What follows belongs to an exercise in optimizing a design on an open flow for small area; a production flow would make more cautious choices.
In this exercise RTL edits were held to simulation tests only and were not proved equivalent to the original.

**M1 wires**

Scale: 1.5 px per um. Supply wires on this layer in gray.
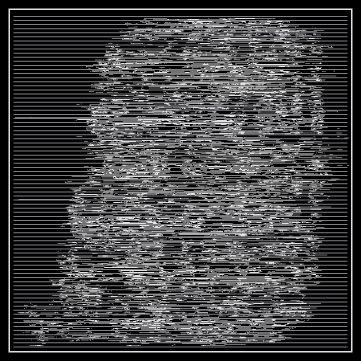
**M2 wires**

Scale: 2 px per um.
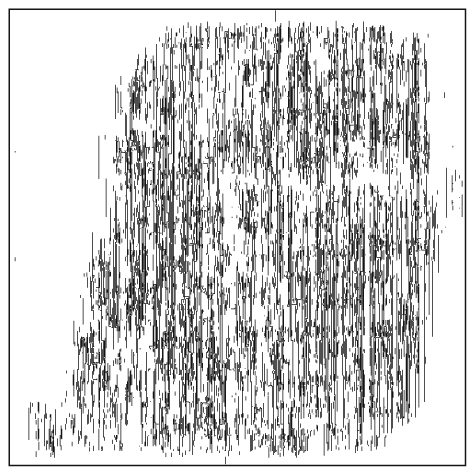
**Metal 3**

Scale: 1.5 px per um.
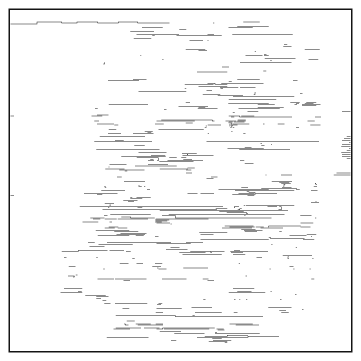
**The metal 4 layer**

Scale: 3 px per um. Supply wires on this layer in gray.
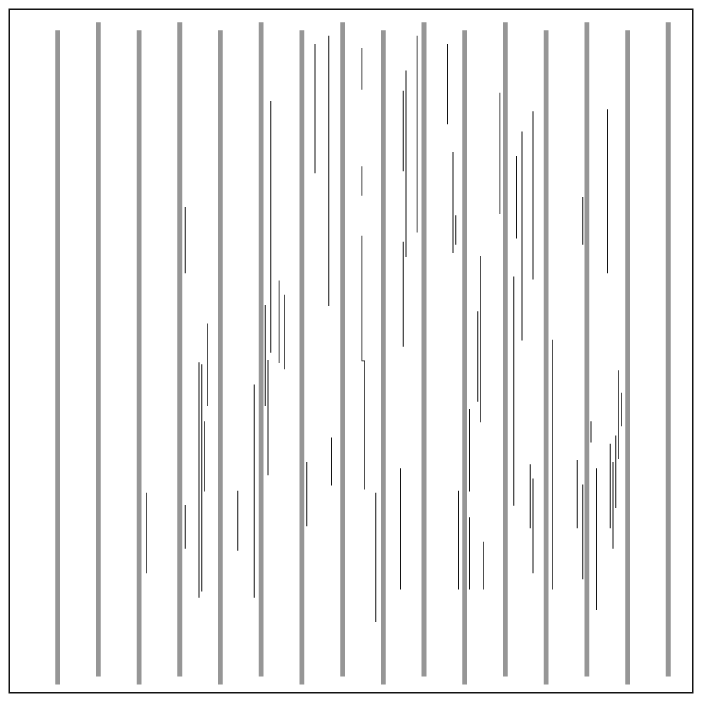
**Full-chip view from the flow's report step**

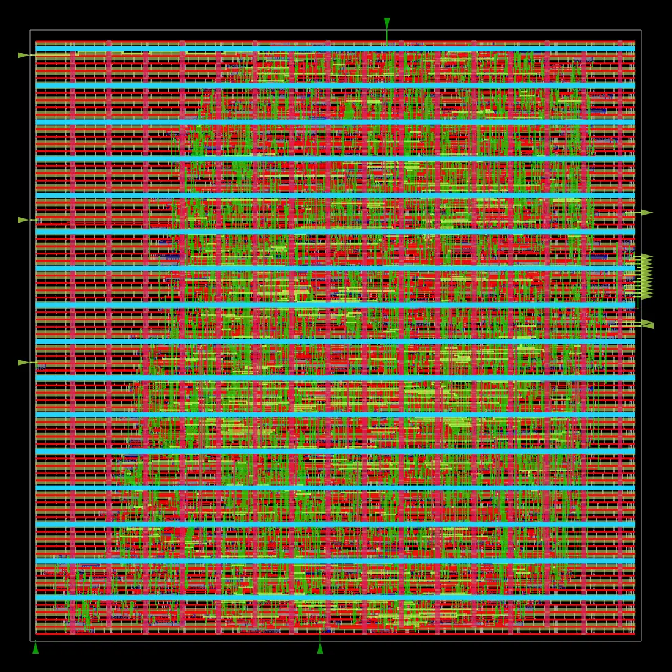
===== design/flow/design.v =====
`timescale 1ns / 1ps
module clkdiv(
    input wire clk,
    input wire rst,
    output wire tick
    );
    reg [12:0] q;
    always @ (posedge clk)
    begin
        if(rst) q <= 0;
        else    q <= q + 1;
    end
    assign tick = (q == 13'h0FFF);
endmodule
`timescale 1ns / 1ps
module vga_640x480(
    input wire clk,
    input wire rst,
    input wire clr,
    output reg hsync,
    output reg vsync,
    output reg [9:0] h_Counter,
    output reg [9:0] v_Counter,
    output reg display_On
    );
    parameter hpixels = 10'd800;
    parameter vlines = 10'd525;
    parameter h_Back_Porch = 10'd112;
    parameter h_Front_Porch = 10'd752;
    parameter v_Back_Porch = 10'd35;
    parameter v_Front_Porch = 10'd515;
    reg vsenable;    
    always @ (posedge clk)
    begin
        if(rst == 1)
        begin
            h_Counter <= 0;
            vsenable <= 0;
        end
        else if(clr == 1)
            h_Counter <= 0;
        else
        begin
            if(h_Counter == hpixels - 1)
            begin
                h_Counter <= 0;
                vsenable <= 1;
            end
            else
            begin
                h_Counter <= h_Counter + 1;  
                vsenable <= 0;
            end
        end
    end
    always @ (*)
    begin
        if(h_Counter < 96) hsync = 0;
        else hsync = 1;
    end
    always @ (posedge clk)
    begin
        if(rst == 1 || clr == 1)
            v_Counter <= 0;
        else
            if(vsenable == 1)
            begin
                if(v_Counter == vlines - 1)
                    v_Counter <= 0;
                else
                    v_Counter <= v_Counter +1;
            end
    end
    always @ (*)
    begin
        if(v_Counter < 2) vsync = 0;
        else       vsync = 1;
    end
    always @ (*)
    begin
        if( (h_Counter < h_Front_Porch) && (h_Counter > h_Back_Porch) && (v_Counter < v_Front_Porch) && (v_Counter > v_Back_Porch) )
            display_On = 1;
        else
            display_On = 0;
    end
endmodule
`timescale 1ns / 1ps
module out_Put(
    input wire clk,
    input wire rst,
    input wire tick,
    input wire display_On,
    input wire [9:0] h_Counter, v_Counter,
    input wire btn_U, btn_D, btn_L, btn_R,
    input wire clr,
    output reg [3:0] red, green, blue
    );
    localparam left_Bound = 113;
    localparam right_Bound = 751;
    localparam top_Bound = 36;
    localparam bot_Bound = 514;
    localparam midpoint = 271;
    localparam midpoint_Bot = 460;
    localparam midpoint_Top = 90;
    reg game_Over;
    reg game_Start;
    reg [8:0] random_Counter;
    reg [15:0] counter;
    reg [10:0] box_X;
    reg [10:0] box_Y;
    reg [10:0] X_Left;
    reg [10:0] X_Right;
    reg [10:0] Y_Top;
    reg [10:0] Y_Bot;
    reg [10:0] pipe_X;
    reg [10:0] pipe_Y;
    reg [10:0] p_1_Midpoint;
    reg [10:0] p_X_Left;
    reg [10:0] p_X_Right;
    wire [10:0] p_Y_Top  = p_1_Midpoint + 40;
    reg [10:0] p_Y_Bot;
    wire [10:0] p_Y_Top_Half_Bot = (p_1_Midpoint - 40);
    reg [10:0] p_Y_Top_Half_Top;
    reg [10:0] pipe_2_X;
    reg [10:0] pipe_2_Y;
    reg [10:0] p_2_Midpoint;
    reg [10:0] p_2_X_Left;
    reg [10:0] p_2_X_Right;
    wire [10:0] p_2_Y_Top = p_2_Midpoint + 40;
    reg [10:0] p_2_Y_Bot;
    wire [10:0] p_2_Y_Top_Half_Bot = (p_2_Midpoint - 40);
    reg [10:0] p_2_Y_Top_Half_Top;
    reg [10:0] pipe_3_X;
    reg [10:0] pipe_3_Y;
    reg [10:0] p_3_Midpoint;
    reg [10:0] p_3_X_Left;
    reg [10:0] p_3_X_Right;
    wire [10:0] p_3_Y_Top = p_3_Midpoint + 40;
    reg [10:0] p_3_Y_Bot;
    wire [10:0] p_3_Y_Top_Half_Bot = (p_3_Midpoint - 40);
    reg [10:0] p_3_Y_Top_Half_Top;
    always @ (posedge clk)
    if(rst)
    begin
        game_Over = 0;
        game_Start = 0;
        random_Counter = midpoint_Top;
        counter = 0;
        box_X = 432;     box_Y = 271;
        pipe_X = 763;    pipe_Y = bot_Bound;    p_1_Midpoint = midpoint;
        pipe_2_X = 763;  pipe_2_Y = bot_Bound;  p_2_Midpoint = midpoint;
        pipe_3_X = 763;  pipe_3_Y = bot_Bound;  p_3_Midpoint = midpoint;
        p_Y_Bot = bot_Bound;    p_Y_Top_Half_Top = top_Bound;
        p_2_Y_Bot = bot_Bound;  p_2_Y_Top_Half_Top = top_Bound;
        p_3_Y_Bot = bot_Bound;  p_3_Y_Top_Half_Top = top_Bound;
        X_Left = 432 - 5;
        X_Right = 432 + 5;
        Y_Top = 271 - 6;
        Y_Bot = 271 + 6;
        p_X_Left = 763 - 10;
        p_X_Right = 763 + 10;
        p_2_X_Left = 763 - 10;
        p_2_X_Right = 763 + 10;
        p_3_X_Left = 763 - 10;
        p_3_X_Right = 763 + 10;
    end
    else if(tick)
    begin
        if(random_Counter <= midpoint_Bot - 1) random_Counter = random_Counter + 37;
        else random_Counter = midpoint_Top;
        if(game_Start)
        begin
            if(clr)
            begin
                box_X = 432;     box_Y = 271;
                counter = 0;
                pipe_X = 763;    pipe_Y = bot_Bound;
                pipe_2_X = 763;  pipe_2_Y = bot_Bound;
                pipe_3_X = 763;  pipe_3_Y = bot_Bound;
                game_Over = 0;
                game_Start = 0;
            end
            if(  (X_Right <= p_3_X_Left || X_Left >= p_3_X_Right 
                || ( (X_Left <= p_3_X_Right) && (Y_Top >= p_3_Y_Top_Half_Bot && Y_Bot <= p_3_Y_Top) ))
                  && (X_Right <= p_2_X_Left || X_Left >= p_2_X_Right 
                    || ( (X_Left <= p_2_X_Right) && (Y_Top >= p_2_Y_Top_Half_Bot && Y_Bot <= p_2_Y_Top) ))
                      && (X_Right <= p_X_Left || X_Left >= p_X_Right 
                        || ( (X_Left <= p_X_Right) && (Y_Top >= p_Y_Top_Half_Bot && Y_Bot <= p_Y_Top) ) ) )
            begin
                if( btn_U && Y_Top > top_Bound )                box_Y = box_Y - 4;
                else if( Y_Bot < bot_Bound )                    box_Y = box_Y + 3;
                if( btn_L && X_Left > left_Bound )              box_X = box_X - 2;
                if( btn_R && X_Right < right_Bound )            box_X = box_X + 2;
                if( p_X_Right > left_Bound )                    pipe_X = pipe_X - 2;
                else begin pipe_X = 763; p_1_Midpoint = random_Counter; end
                if( p_2_X_Right > left_Bound && counter > 115 )  pipe_2_X = pipe_2_X - 2;
                else begin pipe_2_X = 763; p_2_Midpoint = random_Counter; end
                if( p_3_X_Right > left_Bound && counter > 230 )  pipe_3_X = pipe_3_X - 2;
                else begin pipe_3_X = 763; p_3_Midpoint = random_Counter; end
            end
            if(counter != 16'b1111111111111111) counter = counter + 1;
        end
        X_Left = box_X - 5;
        X_Right = box_X + 5;
        Y_Top = box_Y - 6;
        Y_Bot = box_Y + 6;
        p_X_Left = pipe_X - 10;
        p_X_Right = pipe_X + 10;
        p_2_X_Left = pipe_2_X - 10;
        p_2_X_Right = pipe_2_X + 10;
        p_3_X_Left = pipe_3_X - 10;
        p_3_X_Right = pipe_3_X + 10;
        if(btn_U) game_Start = 1;
    end
    always @ (*)
    begin
        red = 0;
        green = 0;
        blue = 0;
        if(display_On == 1)
        begin
            if( !game_Over && ((h_Counter > X_Left) && (h_Counter < X_Right) && (v_Counter > Y_Top) && (v_Counter < Y_Bot))
                  || ((h_Counter > p_X_Left) && (h_Counter < p_X_Right) && (v_Counter > p_Y_Top) && (v_Counter < p_Y_Bot))
                    || ((h_Counter > p_X_Left) && (h_Counter < p_X_Right) && (v_Counter > p_Y_Top_Half_Top) && (v_Counter < p_Y_Top_Half_Bot))
                      || ((h_Counter > p_2_X_Left) && (h_Counter < p_2_X_Right) && (v_Counter > p_2_Y_Top) && (v_Counter < p_2_Y_Bot))
                        || ((h_Counter > p_2_X_Left) && (h_Counter < p_2_X_Right) && (v_Counter > p_2_Y_Top_Half_Top) && (v_Counter < p_2_Y_Top_Half_Bot))
                          || ((h_Counter > p_3_X_Left) && (h_Counter < p_3_X_Right) && (v_Counter > p_3_Y_Top) && (v_Counter < p_3_Y_Bot))
                            || ((h_Counter > p_3_X_Left) && (h_Counter < p_3_X_Right) && (v_Counter > p_3_Y_Top_Half_Top) && (v_Counter < p_3_Y_Top_Half_Bot)) )
            begin
                red =   4'b0000;
                green = 4'b0000;
                blue =  4'b0000;
            end else
            begin
                red =   4'b1111;
                green = 4'b1111;
                blue =  4'b1111;
            end
        end
    end
endmodule
`timescale 1ns / 1ps
module top(
    input wire clk,
    input wire rst,
    input wire btnC, btnU, btnD, btnL, btnR,
    output wire Hsync, Vsync,
    output wire [3:0] vgaRed, vgaGreen, vgaBlue
    );
    wire tick, clr, display_On;
    wire [9:0] h_Counter, v_Counter;
    assign clr = btnC;
    clkdiv U1 (
        .clk(clk), .rst(rst), .tick(tick)
    );
    vga_640x480 U2 (
        .clk(clk), .rst(rst), .clr(clr), .hsync(Hsync), .vsync(Vsync),
            .h_Counter(h_Counter), .v_Counter(v_Counter), .display_On(display_On)
    );
    out_Put U3 (
        .clk(clk), .rst(rst), .tick(tick),
        .display_On(display_On), .h_Counter(h_Counter), .v_Counter(v_Counter),
            .btn_U(btnU), .btn_D(btnD), .btn_L(btnL), .btn_R(btnR),
                .clr(clr), .red(vgaRed), .green(vgaGreen), .blue(vgaBlue)
    );
endmodule

===== design/flow/run.sh =====
#!/bin/bash
# synth_recipe.tcl (not shown) runs the flow's synth.tcl, then flattens the netlist and writes it again
# the make line also repeats each setting of config.mk as NAME=value (left out here)
make -C /OpenROAD-flow-scripts/flow DESIGN_CONFIG=/design/flow/config.mk WORK_HOME=/design/flow/orfs CLKGATE_MAP_FILE= SYNTH_SCRIPT=/design/flow/synth_recipe.tcl finish

===== design/flow/config.mk =====
export PLATFORM = sky130hd
export DESIGN_NAME = top
export DESIGN_NICKNAME = top
export VERILOG_FILES = /design/flow/design.v
export SDC_FILE = /design/flow/constraint.sdc
export NUM_CORES = 4
export LEC_CHECK = 0
export CAP_MARGIN = 20
export CORE_MARGIN = 2
export CORE_UTILIZATION = 40
export SLEW_MARGIN = 20

===== design/flow/constraint.sdc =====
create_clock -name core_clock -period 10.0 [get_ports {clk}]
set_input_delay 2.0000 -clock core_clock [delete_from_list [all_inputs] [get_ports {clk}]]
set_output_delay 2.0000 -clock core_clock [all_outputs]
set_load 0.01 [all_outputs]

==> impl_metrics.ini <==
[synthesis]
synth_top_family_by_area = compound AO/OA/AOI/OAI gates
ys_ff_latch = 239
synthTopCellsByCount = 279 x ha_1, 239 x dfxtp_1, 233 x nand2_1, 233 x nor2_1, 157 x inv_1
synth.area.top_cells = dfxtp_1 24%, ha_1 17%, nand2_1 4.4%
yosys_warnings = 3
ys_async_sr_fraction_pct = 0

[global_routing]
grt_max_degree = 76
grt_pass1_vias = 17330
antenna_found_initial = 2

[timing]
fin_ws_ns = 2.844
fmax_mhz = 139.7
skew_ns = 0.03437
final_hold_viol_count = 0
slew_viol_final = 0

[power]
p_seq_share_pct = 43.9
ir_drop_uv = 117.3
leakage_nw = 9.032

[floorplanning]
std_cell_rows = 81
tapCellCount = 664
start_util_pct = 40.68

[run_status]
status = timing/DRC/antenna clean

[clock_network]
clk_pin_slew_worst_paths_ns = 0.06
numCtsBuffers = 30
cts_resized = 0
cts_root_buf = clkbuf_16
cts_max_path_buffers = 3

[worst_setup_path]
cp.required_ns = 8.00
arrival_ns = 5.16
reg2reg_slack_ns = 3.80

[hold_path]
hold_path_startpoint = U1.q[0]
min_to = U1.q[0]

[final_layout]
layout_common_cells = 279 x ha_1, 238 x dfxtp_1, 233 x nand2_1
num-nonclk-inverters = 159
multi_input_area_share_pct = 64.65
drive_above_1_share_pct = 6.122

[placed_design]
placed_cells = 3092

[route]
routed_via_density = 5.964
Back to the opening pictures, 'M1 wires':
main direction: horizontal
wire length on this layer: 30.5 mm
nets with wire on the layer: 2630
share of all routed wire: 47%
longest straight run: 87.4 um

Back to the opening pictures, 'M2 wires':
wire length on this layer: 27.8 mm
longest straight run: 80.1 um
nets with wire on the layer: 2234
share of all routed wire: 43%

Back to the opening pictures, 'metal 3':
nets with wire on the layer: 237
main direction: horizontal

Back to the opening pictures, 'the metal 4 layer':
longest straight run: 89.8 um
main direction: vertical
wire length on this layer: 2070 um

Back to the opening pictures, 'full-chip view from the flow's report step':
I/O Pins: 21
non-filler instance count after layout: 3147
Die Ht: 227.4 um
DRT Wirelength: 64820 um

## port drivers added, routing unchanged
The flow's constraints put no driver on any port. The routed layout listed below was extracted and timed again, unchanged, in two steps. Step 1: set_driving_cell puts a clkbuf_16 on clk and a buf_2 on each other input, an assumption about the parent block. Step 2 also shifts input and output timing later by t, the mid clock arrival at the registers, as if the neighbouring blocks saw the same clock. a / b / c = no drivers / after step 1 / after step 2; a / b = the first two.
shift t [ns]: 0.630
setup slack, ns: 2.844 / 2.790 / 2.631
worst hold slack (ns): 0.442 / 0.442 / 0.442
After both steps this run still meets setup and hold. The setup slack of this run moves by -0.054 ns with the drivers and by -0.213 ns with both steps.
